Source: an optimization exercise on an open RTL-to-GDS flow (aim: small area and a short achievable clock period). Production flows keep margins and buffers that such runs may drop. The RTL was checked by simulation tests, not by an equivalence proof against the original design. Not every run is shown, and edits may drop behaviour that the tests do not exercise.

`flow/run.sh`:
```
#!/bin/bash
# synth_recipe.tcl (not shown) runs the flow's synth.tcl, then flattens the netlist and writes it again
# the make line also repeats each setting of config.mk as NAME=value (left out here)
make -C /OpenROAD-flow-scripts/flow DESIGN_CONFIG=/design/flow/config.mk WORK_HOME=/design/flow/orfs CLKGATE_MAP_FILE= SYNTH_SCRIPT=/design/flow/synth_recipe.tcl finish
```
`flow/config.mk`:
```
export PLATFORM = sky130hd
export DESIGN_NAME = mul
export DESIGN_NICKNAME = mul
export VERILOG_FILES = /design/flow/design.v
export SDC_FILE = /design/flow/constraint.sdc
export NUM_CORES = 4
export LEC_CHECK = 0
export ABC_CLOCK_PERIOD_IN_PS = 7000
export CAP_MARGIN = 20
export CORE_MARGIN = 2
export CORE_UTILIZATION = 40
export SETUP_SLACK_MARGIN = 3
export SLEW_MARGIN = 20
export TNS_END_PERCENT = 20
```
`flow/constraint.sdc`:
```
create_clock -name core_clock -period 11.5 [get_ports {clk}]
set_input_delay 2.3000 -clock core_clock [delete_from_list [all_inputs] [get_ports {clk}]]
set_output_delay 2.3000 -clock core_clock [all_outputs]
set_load 0.01 [all_outputs]
```
`flow/design.v`:
```
module mul (
	clk,
	reset,
	is_signed,
	is_high,
	go,
	is_mulw,
	src_A,
	src_B,
	rob_ptr_in,
	prf_ptr_in,
	y,
	complete,
	rob_ptr_out,
	prf_ptr_val_out,
	prf_ptr_out
);
	input wire clk;
	input wire reset;
	input wire is_signed;
	input wire is_high;
	input wire go;
	input wire is_mulw;
	input wire [63:0] src_A;
	input wire [63:0] src_B;
	input wire [4:0] rob_ptr_in;
	input wire [6:0] prf_ptr_in;
	output reg [63:0] y;
	output wire complete;
	output wire [4:0] rob_ptr_out;
	output wire prf_ptr_val_out;
	output wire [6:0] prf_ptr_out;
	reg [3:0] r_is_high;
	reg [3:0] r_is_mulw;
	reg [3:0] r_complete;
	reg [3:0] r_gpr_val;
	reg [6:0] r_gpr_ptr [3:0];
	reg [4:0] r_rob_ptr [3:0];
	assign complete = r_complete[3];
	assign rob_ptr_out = r_rob_ptr[3];
	assign prf_ptr_val_out = r_gpr_val[3];
	assign prf_ptr_out = r_gpr_ptr[3];
	reg [127:0] t_mul;
	reg [127:0] r_mul [3:0];
	wire signed [64:0] w_ext_A = {is_signed & src_A[63], src_A};
	wire signed [64:0] w_ext_B = {is_signed & src_B[63], src_B};
	wire signed [129:0] w_prod = w_ext_A * w_ext_B;
	wire [63:0] w_mulw = {{32 {r_mul[3][31]}}, r_mul[3][31:0]};
	always @(*) begin
		t_mul = w_prod[127:0];
		if (r_is_high[3])
			y = r_mul[3][127:64];
		else
			y = (r_is_mulw[3] ? w_mulw : r_mul[3][63:0]);
	end
	always @(posedge clk) begin
		r_mul[0] <= t_mul;
		begin : sv2v_autoblock_1
			integer i;
			for (i = 1; i <= 3; i = i + 1)
				r_mul[i] <= r_mul[i - 1];
		end
	end
	always @(posedge clk)
		if (reset) begin
			begin : sv2v_autoblock_2
				integer i;
				for (i = 0; i <= 3; i = i + 1)
					begin
						r_rob_ptr[i] <= 'd0;
						r_gpr_ptr[i] <= 'd0;
					end
			end
			r_complete <= 'd0;
			r_gpr_val <= 'd0;
			r_is_high <= 'd0;
			r_is_mulw <= 'd0;
		end
		else begin : sv2v_autoblock_3
			integer i;
			for (i = 0; i <= 3; i = i + 1)
				if (i == 0) begin
					r_complete[0] <= go;
					r_is_high[0] <= is_high;
					r_rob_ptr[0] <= rob_ptr_in;
					r_gpr_val[0] <= go;
					r_gpr_ptr[0] <= prf_ptr_in;
					r_is_mulw[0] <= is_mulw;
				end
				else begin
					r_complete[i] <= r_complete[i - 1];
					r_is_high[i] <= r_is_high[i - 1];
					r_rob_ptr[i] <= r_rob_ptr[i - 1];
					r_gpr_val[i] <= r_gpr_val[i - 1];
					r_gpr_ptr[i] <= r_gpr_ptr[i - 1];
					r_is_mulw[i] <= r_is_mulw[i - 1];
				end
		end
endmodule
```
run_1/m1.png
Scale bar: 200 microns.
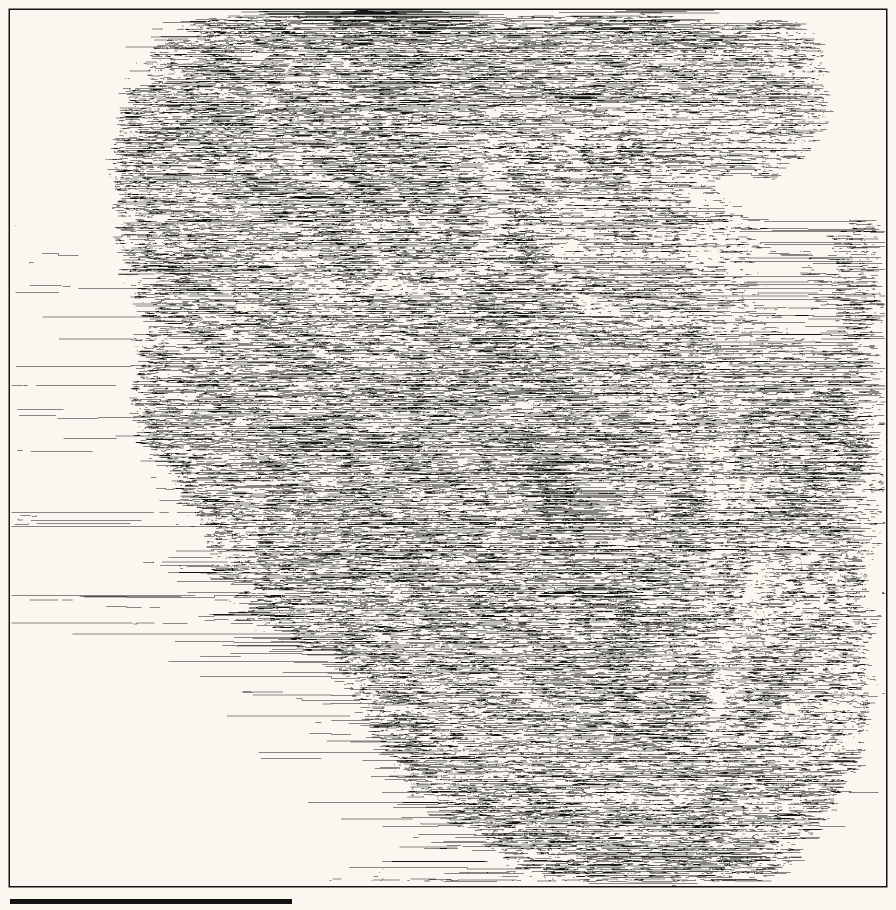
share of all routed wire: 41%
nets with wire on the layer: 19,778
longest straight run: 173 microns
Post-Route WL: 543,000 microns
via count: 110,819
met1 usage: 38.9%

run_1/m2.png
Scale bar: 200 microns.
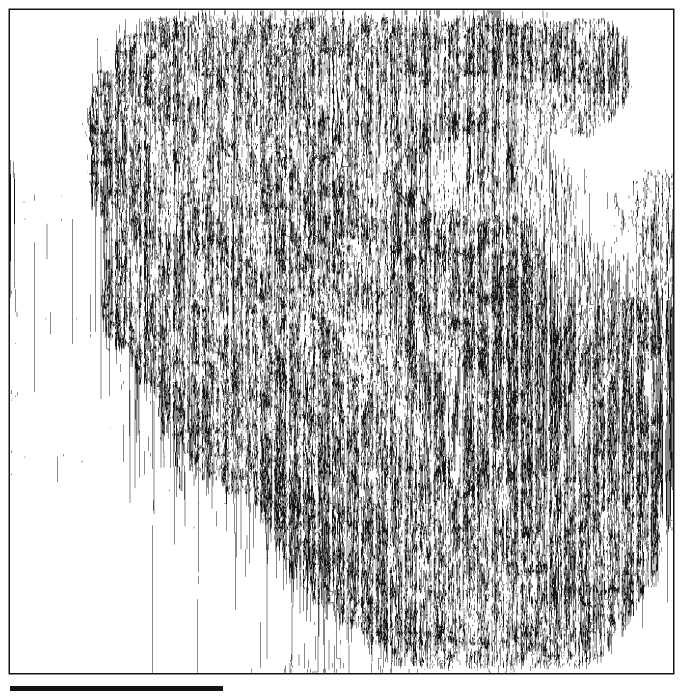
nets with wire on the layer: 18,625
share of all routed wire: 42%

run_1/congestion_map.png
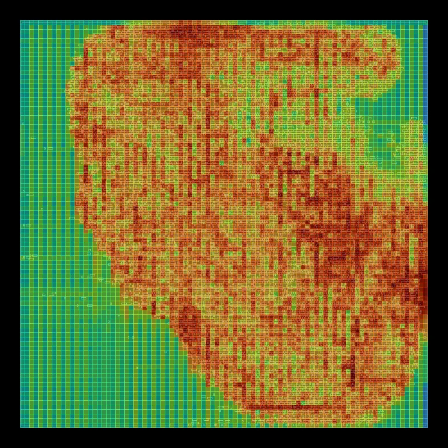
Most Used Layer, Global Route: met2
WL/cell: 24.9 microns
fin util: 46.8%
GRT Overall Usage: 27.7%

==> flow_metrics.py, run 1 <==
metrics = {
    "outcome": {
        "outcome": "timing/DRC/antenna clean",
    },
    "finish": {
        "sh_seq_area_pct": 6.45,
        "ff_latch_area_sq_mm": 0.0115,
        "multi_input_cells": 10287,
        "finalInstanceArea_sq_mm": 0.177,
        "mostFrequentLayoutCells": "fa_1, inv_1, nand2_1, and2_1, buf_4",
        "area_growth_pct": 16.5,
        "clk_share_pct": 1.05,
        "n_all_inverters": 4161,
        "design.seq.count": 572,
    },
    "sta": {
        "drv_slew": 0,
        "hold_viol": 0,
        "setup_viol": 0,
        "tightestPinTransition_ps": 990,
        "rsz0062_at_grt": "true",
    },
    "global_routing": {
        "grt_max_degree": 66,
    },
    "die": {
        "placementRows": 226,
    },
    "worst_setup_path": {
        "crit_fanout": 11,
        "cpMaxStageDelayCell": "fa_2",
        "worstPathRequired_ps": 12010,
        "regToRegSetupSlack_ps": 10900,
        "cp_common_cell": "fa_1",
        "setup.worst_path.end_class": "flip-flop",
        "startpoint": "src_B[29]",
    },
    "detailed_routing": {
        "dr.pass1.iters": 5,
        "drc": 0,
    },
    "synth": {
        "synth_cells": 16012,
        "ys_types": 71,
        "synth-adder-area-share_pct": 62.4,
        "synth_edf_count": 0,
        "synth.most_common_cell": "fa_1",
        "avgSynthCellArea_sq_um": 9.51,
    },
    "clock_network": {
        "htreeDepth": 2,
        "clock_path_buffers": 3,
    },
}
run 1: layer usage:
| metal | global-route usage (%) | routed length [microns] | up-vias |
|---|---|---|---|
| li1 | - | - | 45952 |
| met1 | 38.9 | 223000 | 58659 |
| met2 | 41.1 | 230000 | 5411 |
| met3 | 7.28 | 63000 | 775 |
| met4 | 10.7 | 27300 | 22 |
| met5 | 0 | 226 | - |
run 1: logic make-up after synthesis:
kind of cell,after synthesis
buffers and inverters,5153
muxes,33
DFF,572
adders and majority gates,4913
xor gates and xnor gates,149
and+or+nand+nor,4675
AOI/OAI and AO/OA,517
run 1: critical path: cells and delay by family:
kind	cells	cell delay [ps]
fa+ha+maj	11	5390
compound gates	11	1870
buf+inv	11	1280
simple gates	1	220
mux	1	210
run 1: worst max-delay path by stage:
stage | to | slack [ps]
after floorplan | r_mul[0][126]$_DFF_P_ | -350
after global placement | r_mul[0][124]$_DFF_P_ | -540
after detailed placement | r_mul[0][124]$_DFF_P_ | -580
after CTS | r_mul[0][126]$_DFF_P_ | 710
after global routing | r_mul[0][126]$_DFF_P_ | 470
final | r_mul[0][126]$_DFF_P_ | 660
==> run 2: too many edits to list; what changed since run 1 <==
flow/design.v: 99 -> 11529 lines; modules unchanged: 0
  mul: edited, 99 -> 11507 lines
  mul_fa: new, 6 lines
  mul_ha: new, 6 lines
  mul_bsgn: new, 5 lines
  mul_bsel: new, 5 lines
==> module mul_ha as of run 2 <==
module mul_ha (a, b, s, co);
	input wire a, b;
	output wire s, co;
	assign s = a ^ b;
	assign co = a & b;
endmodule
==> module mul_bsel as of run 2 <==
module mul_bsel (xn0, xn1, onen, twon, pp);
	input wire xn0, xn1, onen, twon;
	output wire pp;
	assign pp = ~((onen | xn0) & (twon | xn1));
endmodule
==> module mul_fa as of run 2 <==
module mul_fa (a, b, c, s, co);
	input wire a, b, c;
	output wire s, co;
	assign s = a ^ b ^ c;
	assign co = (a & b) | (a & c) | (b & c);
endmodule
==> module mul_bsgn as of run 2 <==
module mul_bsgn (xn, onen, twon, ps);
	input wire xn, onen, twon;
	output wire ps;
	assign ps = (onen & twon) | xn;
endmodule
==> flow/flow/run.sh (new file) <==
#!/bin/bash
# The standard layout (standard.sh), with two changes to how it is made:
#  - the resizer repairs setup timing as if the clock were 7.96 ns shorter
#    (the SDC, clock period and I/O delays are unchanged);
#  - ports are buffered with sky130_fd_sc_hd__buf_1 (resized later as needed).
set -euo pipefail
bash standard.sh SETUP_SLACK_MARGIN=7.96 "BUFFER_PORTS_ARGS=-buffer_cell sky130_fd_sc_hd__buf_1" finish > make_finish.log 2>&1
==> flow/standard.sh (new file) <==
#!/bin/bash
# synth_recipe.tcl (not shown) runs the flow's synth.tcl, then flattens the netlist and writes it again
# the make line also repeats each setting of config.mk as NAME=value (left out here)
make -C /OpenROAD-flow-scripts/flow DESIGN_CONFIG=/design/flow/config.mk WORK_HOME=/design/flow/orfs CLKGATE_MAP_FILE= SYNTH_SCRIPT=/design/flow/synth_recipe.tcl "${@:-finish}"
--- a/flow/config.mk
+++ b/flow/config.mk
@@ -6,9 +6,12 @@
 export NUM_CORES = 4
 export LEC_CHECK = 0
-export ABC_CLOCK_PERIOD_IN_PS = 7000
+export ABC_CLOCK_PERIOD_IN_PS = 3000
 export CAP_MARGIN = 20
 export CORE_MARGIN = 2
-export CORE_UTILIZATION = 40
+export CORE_UTILIZATION = 50
+export CTS_CLUSTER_DIAMETER = 100
+export CTS_CLUSTER_SIZE = 20
 export SETUP_SLACK_MARGIN = 3
 export SLEW_MARGIN = 20
-export TNS_END_PERCENT = 20
+export SYNTH_HIERARCHICAL = 1
+export TNS_END_PERCENT = 100
removed: flow/run.sh
run_2/m4.png
Scale bar: 100 microns.
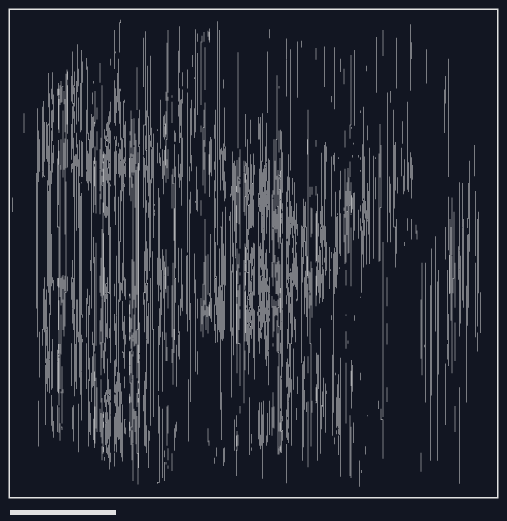
share of all routed wire: 8.6%
nets with wire on the layer: 656
wire length on this layer: 42.7 mm
via count: 90,356
Post-Route WL: 498,000 microns

run_2/m3.png
Scale bar: 100 microns.
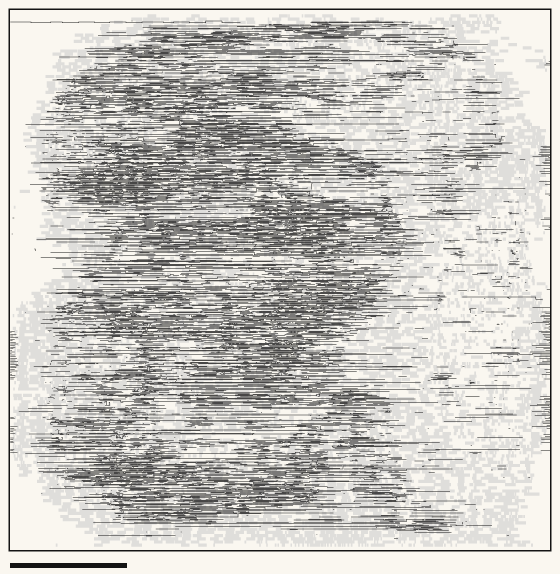
longest straight run: 293 microns
main direction: horizontal
wire length on this layer: 90.0 mm
share of all routed wire: 18%

==> flow_metrics.py, run 2 <==
metrics = {
    "worst_setup_path": {
        "crit_buf_inv": 1,
        "regToRegSetupSlack_ps": 7830,
        "crit_end": "r1_cs[246]$_DFF_P_",
        "path_delay_family": "adder cells",
        "cp_num_cells": 7,
        "cp_common_cell": "fa_1",
        "setup.worst_path.end_class": "flip-flop",
        "cpMaxStageDelayCell": "xnor2_1",
        "startpoint": "r_a[6]$_DFF_P_",
    },
    "sta": {
        "drv_slew": 0,
        "setup_viol": 0,
        "hold_slack_ps": 323,
        "rsz0062_at_grt": "true",
        "tightestPinTransition_ps": 1030,
        "hold_viol": 0,
    },
    "min_path": {
        "hold_path_class": "reg2reg",
    },
    "synth": {
        "ys_types": 84,
        "avgSynthCellArea_sq_um": 11.2,
        "muxShareOfSynthArea_pct": 0.0708,
        "synth-simple-area-share_pct": 2.31,
        "synth-adder-area-share_pct": 40.6,
        "synth.most_common_cell": "xnor2_1",
        "synth_edf_count": 0,
    },
    "global_routing": {
        "grt_usage_pct": 45.3,
        "grt_util_met3_pct": 24.6,
        "met1_usage_pct": 56.1,
        "antenna_found_initial": 44,
        "use_met2_pct": 61.1,
        "grt-busiest-layer": "met2",
        "grt_pass1_wl_microns": 677000,
        "grt_max_degree": 84,
    },
    "detailed_routing": {
        "wl_met2_microns": 191000,
        "detail_route.wl_per_cell_microns": 40.4,
        "dr.pass1.iters": 14,
        "topRoutingLayerUsed": "met5",
        "drc": 0,
        "dr_wl_met3_microns": 90000,
        "wl_met1_microns": 173000,
    },
    "finish": {
        "ff_latch_area_sq_mm": 0.0207,
        "mostFrequentLayoutCells": "xnor2_1, o22ai_1, fa_1, dfxtp_1, inv_1",
        "regMostFlops": "r1_cs",
        "finalInstanceArea_sq_mm": 0.116,
    },
    "clock_network": {
        "htreeDepth": 3,
    },
    "outcome": {
        "outcome": "timing/DRC/antenna clean",
    },
}
run 2: cell types whose count changed after synthesis, sizes merged, moves of 47 or more:
cell,change
inv,-3949
nand2,-2759
fa,-2442
o22ai,+2146
xnor2,+2108
and2,-1353
clkbuf,-618
dfxtp,+441
ha,-300
buf,+198
a21oi,-118
nor2,-54
o21ai,-47
run 2: Yosys stat by module, one instance, submodules excluded:
module	cells	flops+latches	cell area, sq um	times used
mul	5057	1013	49700	1
mul_bsel	1	0	6.26	2144
mul_bsgn	1	0	7.51	32
mul_ha	1	0	12.5	28
mul_fa	1	0	20.0	2026
run 2: cell type report:
| class | instances | share of cell area [%] |
|---|---|---|
| Tap cell | 2788 | 3.01 |
| Multi-Input combinational cell | 7553 | 70.6 |
| Sequential cell | 1013 | 17.8 |
| Clock buffer | 82 | 1.56 |
| Inverter | 212 | 0.686 |
| Clock inverter | 32 | 0.441 |
| Timing Repair Buffer | 590 | 5.75 |
| Antenna cell | 56 | 0.121 |
run 2: timing repair:
| action | CTS | global route |
|---|---|---|
| cloned | 9 | 13 |
| gates resized for setup | 472 | 226 |
| pin swaps | 11 | 12 |
| setup endpoints to repair | 644 | 270 |
| setup buffers | 109 | 67 |
## Run 3: what changed since run 2
--- a/flow/design.v
+++ b/flow/design.v
@@ -44,5 +44,6 @@
 	reg [63:0] r_a;
 	reg r_sa;
-	reg [32:0] r_neg, r_onen, r_twon;
+	reg [32:0] r_neg, r_onen;
+	reg [31:0] r_twon;
 	reg [2:0] r_hi, r_w;
 	always @(posedge clk) begin
@@ -51,5 +52,5 @@
 		r_neg <= neg;
 		r_onen <= onen;
-		r_twon <= twon;
+		r_twon <= twon[31:0];
 		r_hi <= {r_hi[1:0], is_high};
 		r_w <= {r_w[1:0], is_mulw};
@@ -8651,68 +8652,68 @@
 	mul_bsel u_pp31_64 (.xn0(xn31[64]), .xn1(xn31[63]), .onen(r_onen[31]), .twon(r_twon[31]), .pp(pp31_64));
 	mul_bsgn u_ps31 (.xn(xn31[64]), .onen(r_onen[31]), .twon(r_twon[31]), .ps(ps31));
-	mul_bsel u_pp32_0 (.xn0(xn32[0]), .xn1(~r_neg[32]), .onen(r_onen[32]), .twon(r_twon[32]), .pp(pp32_0));
-	mul_bsel u_pp32_1 (.xn0(xn32[1]), .xn1(xn32[0]), .onen(r_onen[32]), .twon(r_twon[32]), .pp(pp32_1));
-	mul_bsel u_pp32_2 (.xn0(xn32[2]), .xn1(xn32[1]), .onen(r_onen[32]), .twon(r_twon[32]), .pp(pp32_2));
-	mul_bsel u_pp32_3 (.xn0(xn32[3]), .xn1(xn32[2]), .onen(r_onen[32]), .twon(r_twon[32]), .pp(pp32_3));
-	mul_bsel u_pp32_4 (.xn0(xn32[4]), .xn1(xn32[3]), .onen(r_onen[32]), .twon(r_twon[32]), .pp(pp32_4));
-	mul_bsel u_pp32_5 (.xn0(xn32[5]), .xn1(xn32[4]), .onen(r_onen[32]), .twon(r_twon[32]), .pp(pp32_5));
-	mul_bsel u_pp32_6 (.xn0(xn32[6]), .xn1(xn32[5]), .onen(r_onen[32]), .twon(r_twon[32]), .pp(pp32_6));
-	mul_bsel u_pp32_7 (.xn0(xn32[7]), .xn1(xn32[6]), .onen(r_onen[32]), .twon(r_twon[32]), .pp(pp32_7));
-	mul_bsel u_pp32_8 (.xn0(xn32[8]), .xn1(xn32[7]), .onen(r_onen[32]), .twon(r_twon[32]), .pp(pp32_8));
-	mul_bsel u_pp32_9 (.xn0(xn32[9]), .xn1(xn32[8]), .onen(r_onen[32]), .twon(r_twon[32]), .pp(pp32_9));
-	mul_bsel u_pp32_10 (.xn0(xn32[10]), .xn1(xn32[9]), .onen(r_onen[32]), .twon(r_twon[32]), .pp(pp32_10));
-	mul_bsel u_pp32_11 (.xn0(xn32[11]), .xn1(xn32[10]), .onen(r_onen[32]), .twon(r_twon[32]), .pp(pp32_11));
-	mul_bsel u_pp32_12 (.xn0(xn32[12]), .xn1(xn32[11]), .onen(r_onen[32]), .twon(r_twon[32]), .pp(pp32_12));
-	mul_bsel u_pp32_13 (.xn0(xn32[13]), .xn1(xn32[12]), .onen(r_onen[32]), .twon(r_twon[32]), .pp(pp32_13));
-	mul_bsel u_pp32_14 (.xn0(xn32[14]), .xn1(xn32[13]), .onen(r_onen[32]), .twon(r_twon[32]), .pp(pp32_14));
-	mul_bsel u_pp32_15 (.xn0(xn32[15]), .xn1(xn32[14]), .onen(r_onen[32]), .twon(r_twon[32]), .pp(pp32_15));
-	mul_bsel u_pp32_16 (.xn0(xn32[16]), .xn1(xn32[15]), .onen(r_onen[32]), .twon(r_twon[32]), .pp(pp32_16));
-	mul_bsel u_pp32_17 (.xn0(xn32[17]), .xn1(xn32[16]), .onen(r_onen[32]), .twon(r_twon[32]), .pp(pp32_17));
-	mul_bsel u_pp32_18 (.xn0(xn32[18]), .xn1(xn32[17]), .onen(r_onen[32]), .twon(r_twon[32]), .pp(pp32_18));
-	mul_bsel u_pp32_19 (.xn0(xn32[19]), .xn1(xn32[18]), .onen(r_onen[32]), .twon(r_twon[32]), .pp(pp32_19));
-	mul_bsel u_pp32_20 (.xn0(xn32[20]), .xn1(xn32[19]), .onen(r_onen[32]), .twon(r_twon[32]), .pp(pp32_20));
-	mul_bsel u_pp32_21 (.xn0(xn32[21]), .xn1(xn32[20]), .onen(r_onen[32]), .twon(r_twon[32]), .pp(pp32_21));
-	mul_bsel u_pp32_22 (.xn0(xn32[22]), .xn1(xn32[21]), .onen(r_onen[32]), .twon(r_twon[32]), .pp(pp32_22));
-	mul_bsel u_pp32_23 (.xn0(xn32[23]), .xn1(xn32[22]), .onen(r_onen[32]), .twon(r_twon[32]), .pp(pp32_23));
-	mul_bsel u_pp32_24 (.xn0(xn32[24]), .xn1(xn32[23]), .onen(r_onen[32]), .twon(r_twon[32]), .pp(pp32_24));
-	mul_bsel u_pp32_25 (.xn0(xn32[25]), .xn1(xn32[24]), .onen(r_onen[32]), .twon(r_twon[32]), .pp(pp32_25));
-	mul_bsel u_pp32_26 (.xn0(xn32[26]), .xn1(xn32[25]), .onen(r_onen[32]), .twon(r_twon[32]), .pp(pp32_26));
-	mul_bsel u_pp32_27 (.xn0(xn32[27]), .xn1(xn32[26]), .onen(r_onen[32]), .twon(r_twon[32]), .pp(pp32_27));
-	mul_bsel u_pp32_28 (.xn0(xn32[28]), .xn1(xn32[27]), .onen(r_onen[32]), .twon(r_twon[32]), .pp(pp32_28));
-	mul_bsel u_pp32_29 (.xn0(xn32[29]), .xn1(xn32[28]), .onen(r_onen[32]), .twon(r_twon[32]), .pp(pp32_29));
-	mul_bsel u_pp32_30 (.xn0(xn32[30]), .xn1(xn32[29]), .onen(r_onen[32]), .twon(r_twon[32]), .pp(pp32_30));
-	mul_bsel u_pp32_31 (.xn0(xn32[31]), .xn1(xn32[30]), .onen(r_onen[32]), .twon(r_twon[32]), .pp(pp32_31));
-	mul_bsel u_pp32_32 (.xn0(xn32[32]), .xn1(xn32[31]), .onen(r_onen[32]), .twon(r_twon[32]), .pp(pp32_32));
-	mul_bsel u_pp32_33 (.xn0(xn32[33]), .xn1(xn32[32]), .onen(r_onen[32]), .twon(r_twon[32]), .pp(pp32_33));
-	mul_bsel u_pp32_34 (.xn0(xn32[34]), .xn1(xn32[33]), .onen(r_onen[32]), .twon(r_twon[32]), .pp(pp32_34));
-	mul_bsel u_pp32_35 (.xn0(xn32[35]), .xn1(xn32[34]), .onen(r_onen[32]), .twon(r_twon[32]), .pp(pp32_35));
-	mul_bsel u_pp32_36 (.xn0(xn32[36]), .xn1(xn32[35]), .onen(r_onen[32]), .twon(r_twon[32]), .pp(pp32_36));
-	mul_bsel u_pp32_37 (.xn0(xn32[37]), .xn1(xn32[36]), .onen(r_onen[32]), .twon(r_twon[32]), .pp(pp32_37));
-	mul_bsel u_pp32_38 (.xn0(xn32[38]), .xn1(xn32[37]), .onen(r_onen[32]), .twon(r_twon[32]), .pp(pp32_38));
-	mul_bsel u_pp32_39 (.xn0(xn32[39]), .xn1(xn32[38]), .onen(r_onen[32]), .twon(r_twon[32]), .pp(pp32_39));
-	mul_bsel u_pp32_40 (.xn0(xn32[40]), .xn1(xn32[39]), .onen(r_onen[32]), .twon(r_twon[32]), .pp(pp32_40));
-	mul_bsel u_pp32_41 (.xn0(xn32[41]), .xn1(xn32[40]), .onen(r_onen[32]), .twon(r_twon[32]), .pp(pp32_41));
-	mul_bsel u_pp32_42 (.xn0(xn32[42]), .xn1(xn32[41]), .onen(r_onen[32]), .twon(r_twon[32]), .pp(pp32_42));
-	mul_bsel u_pp32_43 (.xn0(xn32[43]), .xn1(xn32[42]), .onen(r_onen[32]), .twon(r_twon[32]), .pp(pp32_43));
-	mul_bsel u_pp32_44 (.xn0(xn32[44]), .xn1(xn32[43]), .onen(r_onen[32]), .twon(r_twon[32]), .pp(pp32_44));
-	mul_bsel u_pp32_45 (.xn0(xn32[45]), .xn1(xn32[44]), .onen(r_onen[32]), .twon(r_twon[32]), .pp(pp32_45));
-	mul_bsel u_pp32_46 (.xn0(xn32[46]), .xn1(xn32[45]), .onen(r_onen[32]), .twon(r_twon[32]), .pp(pp32_46));
-	mul_bsel u_pp32_47 (.xn0(xn32[47]), .xn1(xn32[46]), .onen(r_onen[32]), .twon(r_twon[32]), .pp(pp32_47));
-	mul_bsel u_pp32_48 (.xn0(xn32[48]), .xn1(xn32[47]), .onen(r_onen[32]), .twon(r_twon[32]), .pp(pp32_48));
-	mul_bsel u_pp32_49 (.xn0(xn32[49]), .xn1(xn32[48]), .onen(r_onen[32]), .twon(r_twon[32]), .pp(pp32_49));
-	mul_bsel u_pp32_50 (.xn0(xn32[50]), .xn1(xn32[49]), .onen(r_onen[32]), .twon(r_twon[32]), .pp(pp32_50));
-	mul_bsel u_pp32_51 (.xn0(xn32[51]), .xn1(xn32[50]), .onen(r_onen[32]), .twon(r_twon[32]), .pp(pp32_51));
-	mul_bsel u_pp32_52 (.xn0(xn32[52]), .xn1(xn32[51]), .onen(r_onen[32]), .twon(r_twon[32]), .pp(pp32_52));
-	mul_bsel u_pp32_53 (.xn0(xn32[53]), .xn1(xn32[52]), .onen(r_onen[32]), .twon(r_twon[32]), .pp(pp32_53));
-	mul_bsel u_pp32_54 (.xn0(xn32[54]), .xn1(xn32[53]), .onen(r_onen[32]), .twon(r_twon[32]), .pp(pp32_54));
-	mul_bsel u_pp32_55 (.xn0(xn32[55]), .xn1(xn32[54]), .onen(r_onen[32]), .twon(r_twon[32]), .pp(pp32_55));
-	mul_bsel u_pp32_56 (.xn0(xn32[56]), .xn1(xn32[55]), .onen(r_onen[32]), .twon(r_twon[32]), .pp(pp32_56));
-	mul_bsel u_pp32_57 (.xn0(xn32[57]), .xn1(xn32[56]), .onen(r_onen[32]), .twon(r_twon[32]), .pp(pp32_57));
-	mul_bsel u_pp32_58 (.xn0(xn32[58]), .xn1(xn32[57]), .onen(r_onen[32]), .twon(r_twon[32]), .pp(pp32_58));
-	mul_bsel u_pp32_59 (.xn0(xn32[59]), .xn1(xn32[58]), .onen(r_onen[32]), .twon(r_twon[32]), .pp(pp32_59));
-	mul_bsel u_pp32_60 (.xn0(xn32[60]), .xn1(xn32[59]), .onen(r_onen[32]), .twon(r_twon[32]), .pp(pp32_60));
-	mul_bsel u_pp32_61 (.xn0(xn32[61]), .xn1(xn32[60]), .onen(r_onen[32]), .twon(r_twon[32]), .pp(pp32_61));
-	mul_bsel u_pp32_62 (.xn0(xn32[62]), .xn1(xn32[61]), .onen(r_onen[32]), .twon(r_twon[32]), .pp(pp32_62));
-	mul_bsel u_pp32_63 (.xn0(xn32[63]), .xn1(xn32[62]), .onen(r_onen[32]), .twon(r_twon[32]), .pp(pp32_63));
+	mul_bsel1 u_pp32_0 (.xn0(xn32[0]), .onen(r_onen[32]), .pp(pp32_0));
+	mul_bsel1 u_pp32_1 (.xn0(xn32[1]), .onen(r_onen[32]), .pp(pp32_1));
+	mul_bsel1 u_pp32_2 (.xn0(xn32[2]), .onen(r_onen[32]), .pp(pp32_2));
+	mul_bsel1 u_pp32_3 (.xn0(xn32[3]), .onen(r_onen[32]), .pp(pp32_3));
+	mul_bsel1 u_pp32_4 (.xn0(xn32[4]), .onen(r_onen[32]), .pp(pp32_4));
+	mul_bsel1 u_pp32_5 (.xn0(xn32[5]), .onen(r_onen[32]), .pp(pp32_5));
+	mul_bsel1 u_pp32_6 (.xn0(xn32[6]), .onen(r_onen[32]), .pp(pp32_6));
+	mul_bsel1 u_pp32_7 (.xn0(xn32[7]), .onen(r_onen[32]), .pp(pp32_7));
+	mul_bsel1 u_pp32_8 (.xn0(xn32[8]), .onen(r_onen[32]), .pp(pp32_8));
+	mul_bsel1 u_pp32_9 (.xn0(xn32[9]), .onen(r_onen[32]), .pp(pp32_9));
+	mul_bsel1 u_pp32_10 (.xn0(xn32[10]), .onen(r_onen[32]), .pp(pp32_10));
+	mul_bsel1 u_pp32_11 (.xn0(xn32[11]), .onen(r_onen[32]), .pp(pp32_11));
+	mul_bsel1 u_pp32_12 (.xn0(xn32[12]), .onen(r_onen[32]), .pp(pp32_12));
+	mul_bsel1 u_pp32_13 (.xn0(xn32[13]), .onen(r_onen[32]), .pp(pp32_13));
+	mul_bsel1 u_pp32_14 (.xn0(xn32[14]), .onen(r_onen[32]), .pp(pp32_14));
+	mul_bsel1 u_pp32_15 (.xn0(xn32[15]), .onen(r_onen[32]), .pp(pp32_15));
+	mul_bsel1 u_pp32_16 (.xn0(xn32[16]), .onen(r_onen[32]), .pp(pp32_16));
+	mul_bsel1 u_pp32_17 (.xn0(xn32[17]), .onen(r_onen[32]), .pp(pp32_17));
+	mul_bsel1 u_pp32_18 (.xn0(xn32[18]), .onen(r_onen[32]), .pp(pp32_18));
+	mul_bsel1 u_pp32_19 (.xn0(xn32[19]), .onen(r_onen[32]), .pp(pp32_19));
+	mul_bsel1 u_pp32_20 (.xn0(xn32[20]), .onen(r_onen[32]), .pp(pp32_20));
+	mul_bsel1 u_pp32_21 (.xn0(xn32[21]), .onen(r_onen[32]), .pp(pp32_21));
+	mul_bsel1 u_pp32_22 (.xn0(xn32[22]), .onen(r_onen[32]), .pp(pp32_22));
+	mul_bsel1 u_pp32_23 (.xn0(xn32[23]), .onen(r_onen[32]), .pp(pp32_23));
+	mul_bsel1 u_pp32_24 (.xn0(xn32[24]), .onen(r_onen[32]), .pp(pp32_24));
+	mul_bsel1 u_pp32_25 (.xn0(xn32[25]), .onen(r_onen[32]), .pp(pp32_25));
+	mul_bsel1 u_pp32_26 (.xn0(xn32[26]), .onen(r_onen[32]), .pp(pp32_26));
+	mul_bsel1 u_pp32_27 (.xn0(xn32[27]), .onen(r_onen[32]), .pp(pp32_27));
+	mul_bsel1 u_pp32_28 (.xn0(xn32[28]), .onen(r_onen[32]), .pp(pp32_28));
+	mul_bsel1 u_pp32_29 (.xn0(xn32[29]), .onen(r_onen[32]), .pp(pp32_29));
+	mul_bsel1 u_pp32_30 (.xn0(xn32[30]), .onen(r_onen[32]), .pp(pp32_30));
+	mul_bsel1 u_pp32_31 (.xn0(xn32[31]), .onen(r_onen[32]), .pp(pp32_31));
+	mul_bsel1 u_pp32_32 (.xn0(xn32[32]), .onen(r_onen[32]), .pp(pp32_32));
+	mul_bsel1 u_pp32_33 (.xn0(xn32[33]), .onen(r_onen[32]), .pp(pp32_33));
+	mul_bsel1 u_pp32_34 (.xn0(xn32[34]), .onen(r_onen[32]), .pp(pp32_34));
+	mul_bsel1 u_pp32_35 (.xn0(xn32[35]), .onen(r_onen[32]), .pp(pp32_35));
+	mul_bsel1 u_pp32_36 (.xn0(xn32[36]), .onen(r_onen[32]), .pp(pp32_36));
+	mul_bsel1 u_pp32_37 (.xn0(xn32[37]), .onen(r_onen[32]), .pp(pp32_37));
+	mul_bsel1 u_pp32_38 (.xn0(xn32[38]), .onen(r_onen[32]), .pp(pp32_38));
+	mul_bsel1 u_pp32_39 (.xn0(xn32[39]), .onen(r_onen[32]), .pp(pp32_39));
+	mul_bsel1 u_pp32_40 (.xn0(xn32[40]), .onen(r_onen[32]), .pp(pp32_40));
+	mul_bsel1 u_pp32_41 (.xn0(xn32[41]), .onen(r_onen[32]), .pp(pp32_41));
+	mul_bsel1 u_pp32_42 (.xn0(xn32[42]), .onen(r_onen[32]), .pp(pp32_42));
+	mul_bsel1 u_pp32_43 (.xn0(xn32[43]), .onen(r_onen[32]), .pp(pp32_43));
+	mul_bsel1 u_pp32_44 (.xn0(xn32[44]), .onen(r_onen[32]), .pp(pp32_44));
+	mul_bsel1 u_pp32_45 (.xn0(xn32[45]), .onen(r_onen[32]), .pp(pp32_45));
+	mul_bsel1 u_pp32_46 (.xn0(xn32[46]), .onen(r_onen[32]), .pp(pp32_46));
+	mul_bsel1 u_pp32_47 (.xn0(xn32[47]), .onen(r_onen[32]), .pp(pp32_47));
+	mul_bsel1 u_pp32_48 (.xn0(xn32[48]), .onen(r_onen[32]), .pp(pp32_48));
+	mul_bsel1 u_pp32_49 (.xn0(xn32[49]), .onen(r_onen[32]), .pp(pp32_49));
+	mul_bsel1 u_pp32_50 (.xn0(xn32[50]), .onen(r_onen[32]), .pp(pp32_50));
+	mul_bsel1 u_pp32_51 (.xn0(xn32[51]), .onen(r_onen[32]), .pp(pp32_51));
+	mul_bsel1 u_pp32_52 (.xn0(xn32[52]), .onen(r_onen[32]), .pp(pp32_52));
+	mul_bsel1 u_pp32_53 (.xn0(xn32[53]), .onen(r_onen[32]), .pp(pp32_53));
+	mul_bsel1 u_pp32_54 (.xn0(xn32[54]), .onen(r_onen[32]), .pp(pp32_54));
+	mul_bsel1 u_pp32_55 (.xn0(xn32[55]), .onen(r_onen[32]), .pp(pp32_55));
+	mul_bsel1 u_pp32_56 (.xn0(xn32[56]), .onen(r_onen[32]), .pp(pp32_56));
+	mul_bsel1 u_pp32_57 (.xn0(xn32[57]), .onen(r_onen[32]), .pp(pp32_57));
+	mul_bsel1 u_pp32_58 (.xn0(xn32[58]), .onen(r_onen[32]), .pp(pp32_58));
+	mul_bsel1 u_pp32_59 (.xn0(xn32[59]), .onen(r_onen[32]), .pp(pp32_59));
+	mul_bsel1 u_pp32_60 (.xn0(xn32[60]), .onen(r_onen[32]), .pp(pp32_60));
+	mul_bsel1 u_pp32_61 (.xn0(xn32[61]), .onen(r_onen[32]), .pp(pp32_61));
+	mul_bsel1 u_pp32_62 (.xn0(xn32[62]), .onen(r_onen[32]), .pp(pp32_62));
+	mul_bsel1 u_pp32_63 (.xn0(xn32[63]), .onen(r_onen[32]), .pp(pp32_63));
 	mul_fa u_s1 (.a(r_neg[1]), .b(pp0_2), .c(pp1_0), .s(s1), .co(c2));
 	mul_fa u_s3 (.a(pp0_3), .b(pp1_1), .c(c2), .s(s3), .co(c4));
@@ -11518,4 +11519,9 @@
 	assign co = a & b;
 endmodule
+module mul_bsel1 (xn0, onen, pp);
+	input wire xn0, onen;
+	output wire pp;
+	assign pp = ~(onen | xn0);
+endmodule
 module mul_bsgn (xn, onen, twon, ps);
 	input wire xn, onen, twon;
==> flow/flow/run.sh (replaced) <==
#!/bin/bash
# The standard layout (standard.sh), with two changes to how it is made:
#  - the resizer repairs setup timing as if the clock were 7.93 ns shorter
#    (the SDC, clock period and I/O delays are unchanged);
#  - ports are buffered with sky130_fd_sc_hd__buf_1 (resized later as needed).
set -euo pipefail
bash standard.sh SETUP_SLACK_MARGIN=7.93 "BUFFER_PORTS_ARGS=-buffer_cell sky130_fd_sc_hd__buf_1" finish > make_finish.log 2>&1
--- a/flow/config.mk
+++ b/flow/config.mk
@@ -7,11 +7,11 @@
 export LEC_CHECK = 0
 export ABC_CLOCK_PERIOD_IN_PS = 3000
-export CAP_MARGIN = 20
+export CAP_MARGIN = 10
 export CORE_MARGIN = 2
-export CORE_UTILIZATION = 50
+export CORE_UTILIZATION = 58
 export CTS_CLUSTER_DIAMETER = 100
 export CTS_CLUSTER_SIZE = 20
 export SETUP_SLACK_MARGIN = 3
-export SLEW_MARGIN = 20
+export SLEW_MARGIN = 10
 export SYNTH_HIERARCHICAL = 1
 export TNS_END_PERCENT = 100
run_3/congestion_map.png
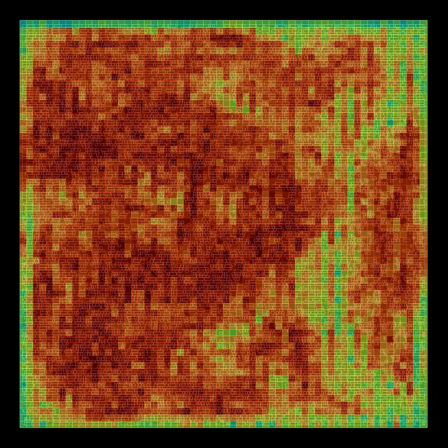
M2 GR Usage: 69.5%
met1 usage: 61.2%

run_3/m4.png
Scale bar: 100 microns.
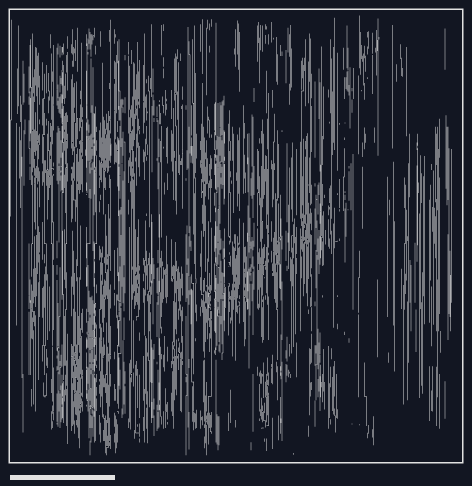
nets with wire on the layer: 773
main direction: vertical
via count: 92,510
Post-Route WL: 500,000 microns

==> flow_metrics.py, run 3 <==
metrics = {
    "outcome": {
        "outcome": "timing/DRC/antenna clean",
    },
    "worst_setup_path": {
        "path_cells": "buf_16 -> xnor2_1 -> o22ai_1 -> fa_1 -> fa_1 -> fa_1 -> fa_1",
        "setup.worst_path.end_class": "flip-flop",
        "cpMaxStageDelayCell": "xnor2_1",
        "crit_end": "r1_cs[311]$_DFF_P_",
        "cp_num_cells": 7,
        "worstPathRequired_ps": 12150,
        "path_class": "reg2reg",
        "regToRegSetupSlack_ps": 7770,
        "crit_fanout": 43,
        "cp_common_cell": "fa_1",
        "crit_buf_inv": 1,
        "startpoint": "r_neg[17]$_DFF_P_",
    },
    "global_routing": {
        "grt_max_degree": 67,
        "antenna_found_initial": 56,
        "grt_usage_pct": 52.6,
    },
    "synth": {
        "ys_ff_latch": 1013,
        "synth_cells": 9385,
        "avgSynthCellArea_sq_um": 11.1,
        "synth.most_common_cell": "xnor2_1",
        "synth_edf_count": 0,
        "ys_types": 86,
        "synth-adder-area-share_pct": 40.5,
        "synth-simple-area-share_pct": 2.87,
    },
    "sta": {
        "hold_viol": 0,
        "setup_viol": 0,
        "tightestPinTransition_ps": 1160,
        "rsz0062_at_grt": "true",
        "hold_slack_ps": 327,
        "drv_slew": 0,
    },
    "finish": {
        "finalInstanceArea_sq_mm": 0.115,
        "fillers": 14254,
        "area_growth_pct": 9.73,
        "regMostFlops": "r1_cs",
        "top_regs": "r1_cs: 546 flops, r2_x: 128 flops",
        "final_core_util_pct": 64.2,
        "mostFrequentLayoutCells": "xnor2_1, o22ai_1, fa_1, dfxtp_1, buf_1",
    },
    "clock_network": {
        "clock_path_buffers": 3,
        "htreeDepth": 3,
    },
    "die": {
        "fp.dieH_microns": 429,
        "placementRows": 155,
    },
    "detailed_routing": {
        "dr.pass1.iters": 20,
        "drc": 0,
    },
    "min_path": {
        "hold_path_class": "reg2reg",
    },
}
[run 3: changes by cell type in the layout (fill, tap and decap cells not counted), sizes merged, moves of 11 or more]
cell	delta
nor2	+82
o22ai	-65
conb	-64
buf	-29
nand4	+25
diode	+24
a21oi	+14
nand2	+13
o21ai	+12
a31oi	+11
[run 3: what timing repair did]
action                                  4_1_cts  5_1_grt
buffers inserted                            101       52
gates cloned                                  9        9
resized for setup                           360      216
pin swaps                                     7       10
endpoints found under the setup margin      568      240
[run 3: cell type report]
cell class | count | area [sq um] | area share (%)
multi-input cells | 7582 | 81900 | 71.3
repair buffers | 563 | 6090 | 5.30
diodes | 80 | 200 | 0.174
clock buffers | 81 | 1820 | 1.59
flip-flops and latches | 1013 | 20600 | 18.0
well taps | 2355 | 2950 | 2.57
clock inverters | 30 | 428 | 0.373
inverters | 211 | 792 | 0.690
[run 3: metal layers]
metal | global-route usage, % | part of all wire, % | vias up | wire length (microns)
met1 | 61.2 | 33 | 45292 | 163000
met4 | 36.5 | 9.9 | 106 | 49300
met3 | 33.1 | 19 | 3264 | 96200
met5 | 7.99 | 0.49 | - | 2440
li1 | - | - | 33293 | -
met2 | 69.5 | 38 | 10555 | 189000
## Run 4: large edit since run 3, in outline
flow/design.v: 11535 -> 11561 lines; modules unchanged: 5
  mul: edited, 11508 -> 11534 lines
==> flow/flow/run.sh (replaced) <==
#!/bin/bash
# The standard layout (standard.sh), with two changes to how it is made:
#  - the resizer repairs setup timing as if the clock were 7.98 ns shorter
#    (the SDC, clock period and I/O delays are unchanged);
#  - ports are buffered with sky130_fd_sc_hd__buf_1 (resized later as needed).
set -euo pipefail
bash standard.sh SETUP_SLACK_MARGIN=7.98 "BUFFER_PORTS_ARGS=-buffer_cell sky130_fd_sc_hd__buf_1" finish > make_finish.log 2>&1
run_4/m4.png
Scale bar: 100 microns.
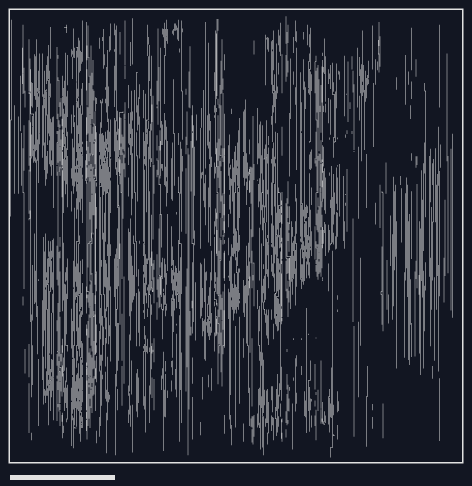
share of all routed wire: 9.7%
nets with wire on the layer: 770

run_4/m1.png
Scale bar: 100 microns.
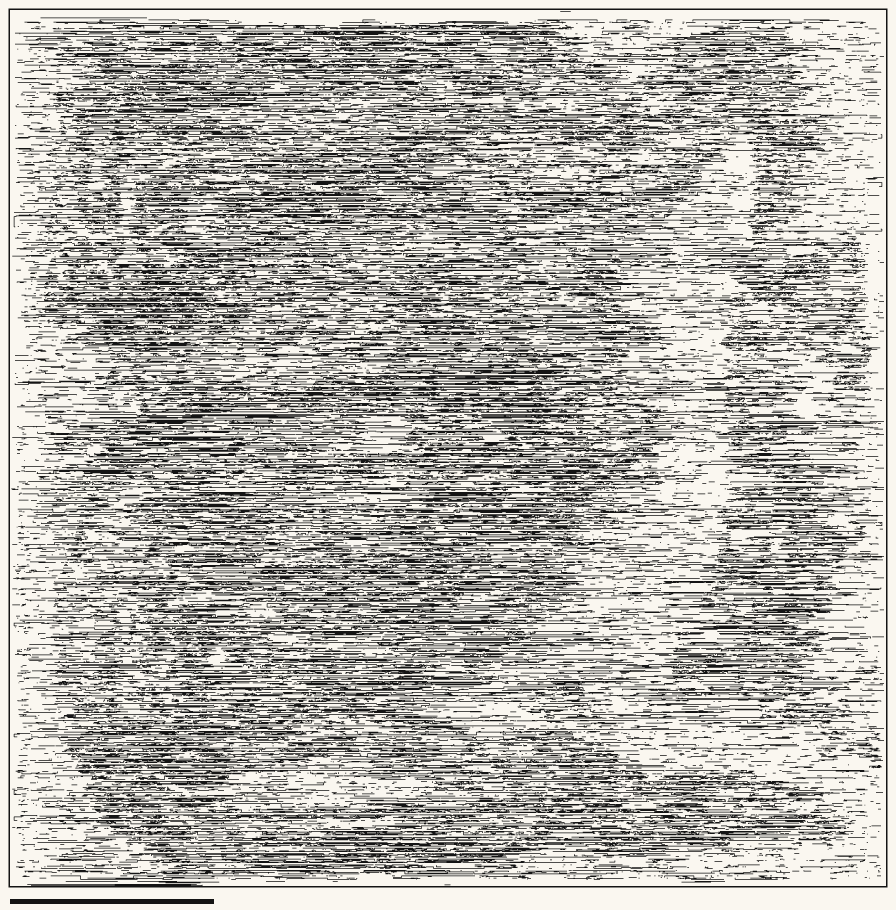
wire length on this layer: 160 mm
main direction: horizontal
nets with wire on the layer: 10,898
share of all routed wire: 33%
longest straight run: 83.7 microns
met1 usage: 61.4%
Post-Route WL: 490,000 microns

==> flow_metrics.py, run 4 <==
metrics = {
    "outcome": {
        "outcome": "timing/DRC/antenna clean",
    },
    "synth": {
        "synth.most_common_cell": "xnor2_1",
        "synth-simple-area-share_pct": 2.72,
        "synth_cells": 9335,
        "ys_types": 90,
        "synth_edf_count": 0,
        "synth-adder-area-share_pct": 40.5,
        "avgSynthCellArea_sq_um": 11.2,
        "ys_ff_latch": 1033,
        "muxShareOfSynthArea_pct": 0.0514,
    },
    "place": {
        "dp_slack_ps": 7040,
        "placedInstanceArea_sq_mm": 0.108,
    },
    "worst_setup_path": {
        "worstPathRequired_ps": 12140,
        "setup.worst_path.end_class": "flip-flop",
        "regToRegSetupSlack_ps": 7790,
        "crit_fanout": 33,
        "arrival_ps": 4340,
        "path_class": "reg2reg",
        "crit_end": "r1_cs[392]$_DFF_P_",
        "startpoint": "r_a[20]$_DFF_P_",
    },
    "min_path": {
        "hold_path_class": "reg2reg",
        "hold_start": "r_hi[1]$_DFF_P_",
    },
    "clock_network": {
        "clock_path_buffers": 3,
        "ctsResizeCount": 439,
        "htreeDepth": 3,
    },
    "sta": {
        "tightestPinTransition_ps": 1330,
        "rsz0062_at_grt": "true",
        "hold_slack_ps": 326,
        "setup_viol": 0,
        "fin_crit_sh_pct": 32.2,
        "drv_slew": 0,
    },
    "detailed_routing": {
        "wl_met1_microns": 160000,
        "detail_route.wl_per_cell_microns": 41.3,
        "topRoutingLayerUsed": "met5",
        "drc": 0,
        "dr.pass1.iters": 20,
        "dr_wl_met3_microns": 94900,
        "vias": 91078,
        "wl_met2_microns": 186000,
    },
    "die": {
        "placementRows": 155,
        "fp.dieH_microns": 429,
        "die_x_microns": 429,
    },
    "global_routing": {
        "grt_util_met3_pct": 31.1,
        "grt_usage_pct": 51.9,
        "grt_pass1_wl_microns": 674000,
        "grt-busiest-layer": "met2",
    },
    "finish": {
        "final_core_util_pct": 64.4,
        "area_growth_pct": 10.0,
        "mostFrequentLayoutCells": "xnor2_1, o22ai_1, fa_1, dfxtp_1, inv_1",
        "top_regs": "r1_cs: 567 flops, r2_x: 128 flops",
        "finalInstanceArea_sq_mm": 0.115,
        "fillers": 14293,
        "regMostFlops": "r1_cs",
    },
}
[run 4: cell types whose count changed in the layout (fill, tap and decap cells not counted), moves of 12 or more]
cell / delta
buf_1: -67
buf_2: +57
nand2_1: -29
dfxtp_2: +22
buf_16: +13
buf_4: -13
buf_8: -13
a21boi_0: -12
o21ai_1: +12
xnor2_1: +12
[run 4: cells by family after synthesis]
logic type      Yosys count
compound gates         2483
xor+xnor               2280
fa+ha+maj              2172
flops                  1033
buf+inv                 786
simple gates            575
mux                       5
other cells               1
[run 4: area by class of cell]
type                       instances  area, sq um  share of cell area, %
antenna                           79          198                  0.172
clock buffer                      84         1820                   1.58
clock inverter                    27          455                  0.396
inverter                         209          785                  0.682
multi-input combinational       7516        81500                   70.8
sequential                      1033        21000                   18.3
tap                             2355         2950                   2.56
timing repair buffer             556         6380                   5.54
[run 4: critical path, cell delays in order (launching register included)]
cell	delay, ps
dfxtp_2	340
buf_12	210
xnor2_1	750
o22ai_1	240
fa_1	470
fa_1	520
fa_1	490
fa_1	450
## Run 5: what changed since run 4
==> flow/flow/run.sh (replaced) <==
#!/bin/bash
# The standard layout (standard.sh), with two changes to how it is made:
#  - the resizer repairs setup timing as if the clock were 8.05 ns shorter
#    (the SDC, clock period and I/O delays are unchanged);
#  - ports are buffered with sky130_fd_sc_hd__buf_1 (resized later as needed).
set -euo pipefail
bash standard.sh SETUP_SLACK_MARGIN=8.05 "BUFFER_PORTS_ARGS=-buffer_cell sky130_fd_sc_hd__buf_1" finish > make_finish.log 2>&1
--- a/flow/config.mk
+++ b/flow/config.mk
@@ -9,5 +9,5 @@
 export CAP_MARGIN = 10
 export CORE_MARGIN = 2
-export CORE_UTILIZATION = 58
+export CORE_UTILIZATION = 50
 export CTS_CLUSTER_DIAMETER = 100
 export CTS_CLUSTER_SIZE = 20
run_5/congestion_map.png
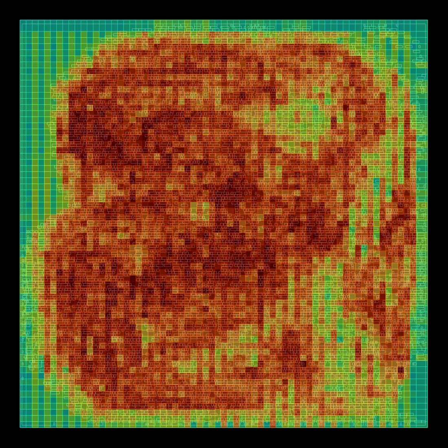
met1 usage: 54.1%
M2 GR Usage: 60.4%
met3 usage: 24.8%
fin util: 56.2%
GRT Overall Usage: 44.7%

run_5/m1.png
Scale bar: 100 microns.
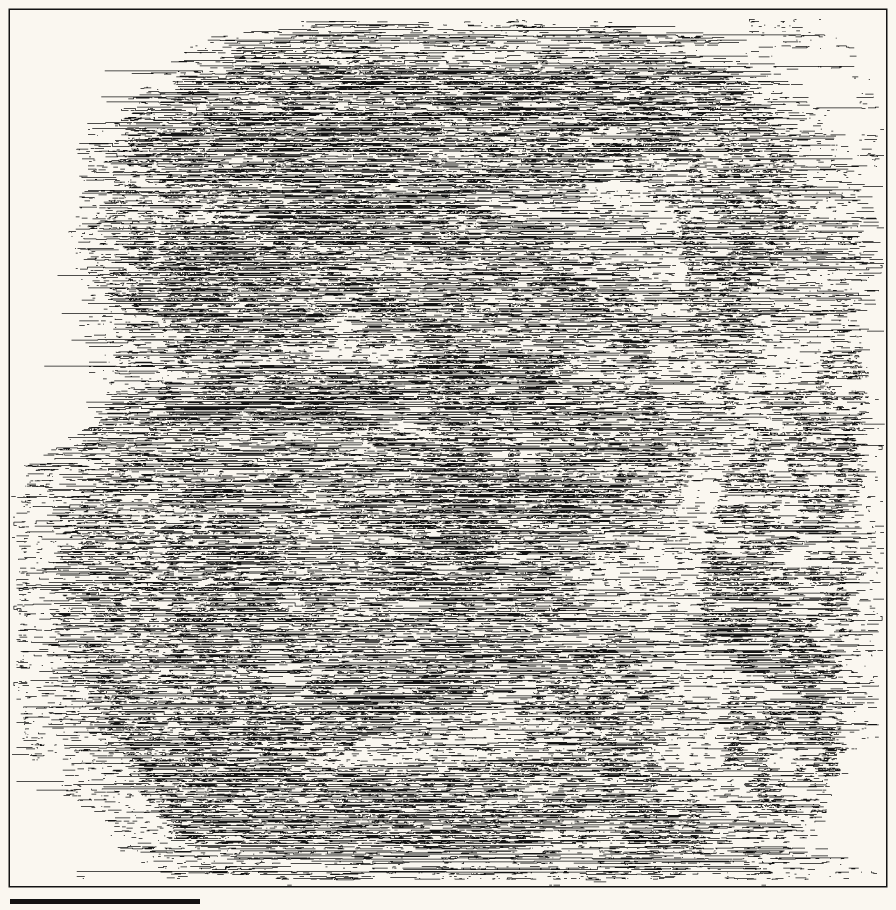
nets with wire on the layer: 10,922
share of all routed wire: 34%
longest straight run: 102 microns
main direction: horizontal
wire length on this layer: 168 mm
Post-Route WL: 492,000 microns
via count: 90,559

==> flow_metrics.py, run 5 <==
metrics = {
    "outcome": {
        "outcome": "timing/DRC/antenna clean",
    },
    "synth": {
        "ys_ff_latch": 1033,
        "synth_cells": 9335,
        "ys_types": 90,
        "avgSynthCellArea_sq_um": 11.2,
    },
    "finish": {
        "clk_share_pct": 1.95,
        "design.seq.count": 1033,
        "multi_input_area_sq_mm": 0.0816,
        "multi_input_cells": 7516,
        "clkbuf_count": 91,
        "ff_latch_area_sq_mm": 0.0211,
        "fillers": 17725,
        "area_growth_pct": 11.4,
        "sh_seq_area_pct": 18.1,
        "signal_buffers": 590,
        "area_dominant_class": "multi-input gates",
        "finalInstanceArea_sq_mm": 0.117,
        "buf_share_pct": 6.08,
    },
    "detailed_routing": {
        "topRoutingLayerUsed": "met5",
        "dr_wl_met3_microns": 88900,
        "drc": 0,
        "dr.pass1.iters": 12,
        "wl_met1_microns": 168000,
    },
    "place": {
        "placedInstanceArea_sq_mm": 0.108,
    },
    "sta": {
        "fin_crit_sh_pct": 31.4,
        "rsz0062_at_grt": "true",
        "hold_slack_ps": 326,
    },
    "clock_network": {
        "clock_path_buffers": 3,
        "htreeDepth": 3,
    },
    "global_routing": {
        "grt-busiest-layer": "met2",
        "antenna_found_initial": 43,
    },
    "worst_setup_path": {
        "path_delay_family": "adder cells",
        "path_class": "reg2reg",
    },
    "die": {
        "die_x_microns": 461,
    },
    "min_path": {
        "hold_start": "r1_cs[13]$_DFF_P_",
    },
}
## run 5: cell counts after synthesis
No cell type changed its count.
## run 5: modules after synthesis (local to each module, per instance)
| module | cells inside | cell area [sq um] |
|---|---|---|
| mul | 5103 | 50200 |
| mul_fa | 1 | 20.0 |
| mul_ha | 1 | 12.5 |
| mul_bsgn | 1 | 7.51 |
| mul_bsel | 1 | 6.26 |
| mul_bsel1 | 1 | 3.75 |
## run 5: timing repair
item / 4_1_cts / 5_1_grt
gates resized for setup: 477 / 260
pin swaps: 12 / 18
setup endpoints to repair: 669 / 306
gates cloned: 8 / 13
setup buffers: 119 / 61
## run 5: worst register-to-register path: cells and delay by family, from the launching register on
family                   cells  cell delay [ps]
buffers and inverters        1              410
AO/OA/AOI/OAI                1              440
flip-flops                   1              350
adder cells (fa/ha/maj)      4             1960
XOR/XNOR                     1              250
## run 5: logic make-up after synthesis
logic type / count (synthesis) / synth area share [%]
xor gates and xnor gates: 2280 / 19.1
muxes: 5 / 0.0514
adders and majority gates: 2172 / 40.5
DFF: 1033 / 19.8
other: 1 / 0.00359
AOI/OAI and AO/OA: 2483 / 15.0
and+or+nand+nor: 575 / 2.72
buffers and inverters: 786 / 2.86

==> port drivers added, routing unchanged <==
Ports are ideal in the flow. The routed layouts listed here were re-timed in OpenROAD. Step 1 (the two cells are an assumption about what drives the block):
set clk [get_ports {clk}]
set_driving_cell -lib_cell sky130_fd_sc_hd__clkbuf_16 $clk
set_driving_cell -lib_cell sky130_fd_sc_hd__buf_2 [delete_from_list [all_inputs] $clk]
Step 2 also shifts input and output timing later by t, the mid clock arrival at the registers, as if the neighbouring blocks saw the same clock. Three values: no drivers, after step 1, after step 2; two values: the first two.
| run | t, ns | slack for setup (ns) | latest minus earliest clock arrival (ns) | worst register clock-pin slew, ns |
|---|---|---|---|---|
| run 1 | 0.695 | 0.657 / 0.629 / -0.066 | 0.064 / 0.064 | 0.07 / 0.07 |
| run 2 | 0.869 | 7.833 / 7.828 / 7.833 | 0.080 / 0.080 | 0.10 / 0.10 |
| run 3 | 0.834 | 7.772 / 7.772 / 7.718 | 0.072 / 0.071 | 0.10 / 0.10 |
| run 4 | 0.841 | 7.794 / 7.794 / 7.454 | 0.047 / 0.047 | 0.10 / 0.10 |
| run 5 | 0.860 | 7.891 / 7.891 / 7.644 | 0.067 / 0.068 | 0.09 / 0.09 |
With both steps, setup timing fails in run 1, where it was met with ideal ports. For run 1, which loses most, drivers alone change the setup slack by -0.028 ns; drivers and shift together by -0.723 ns.
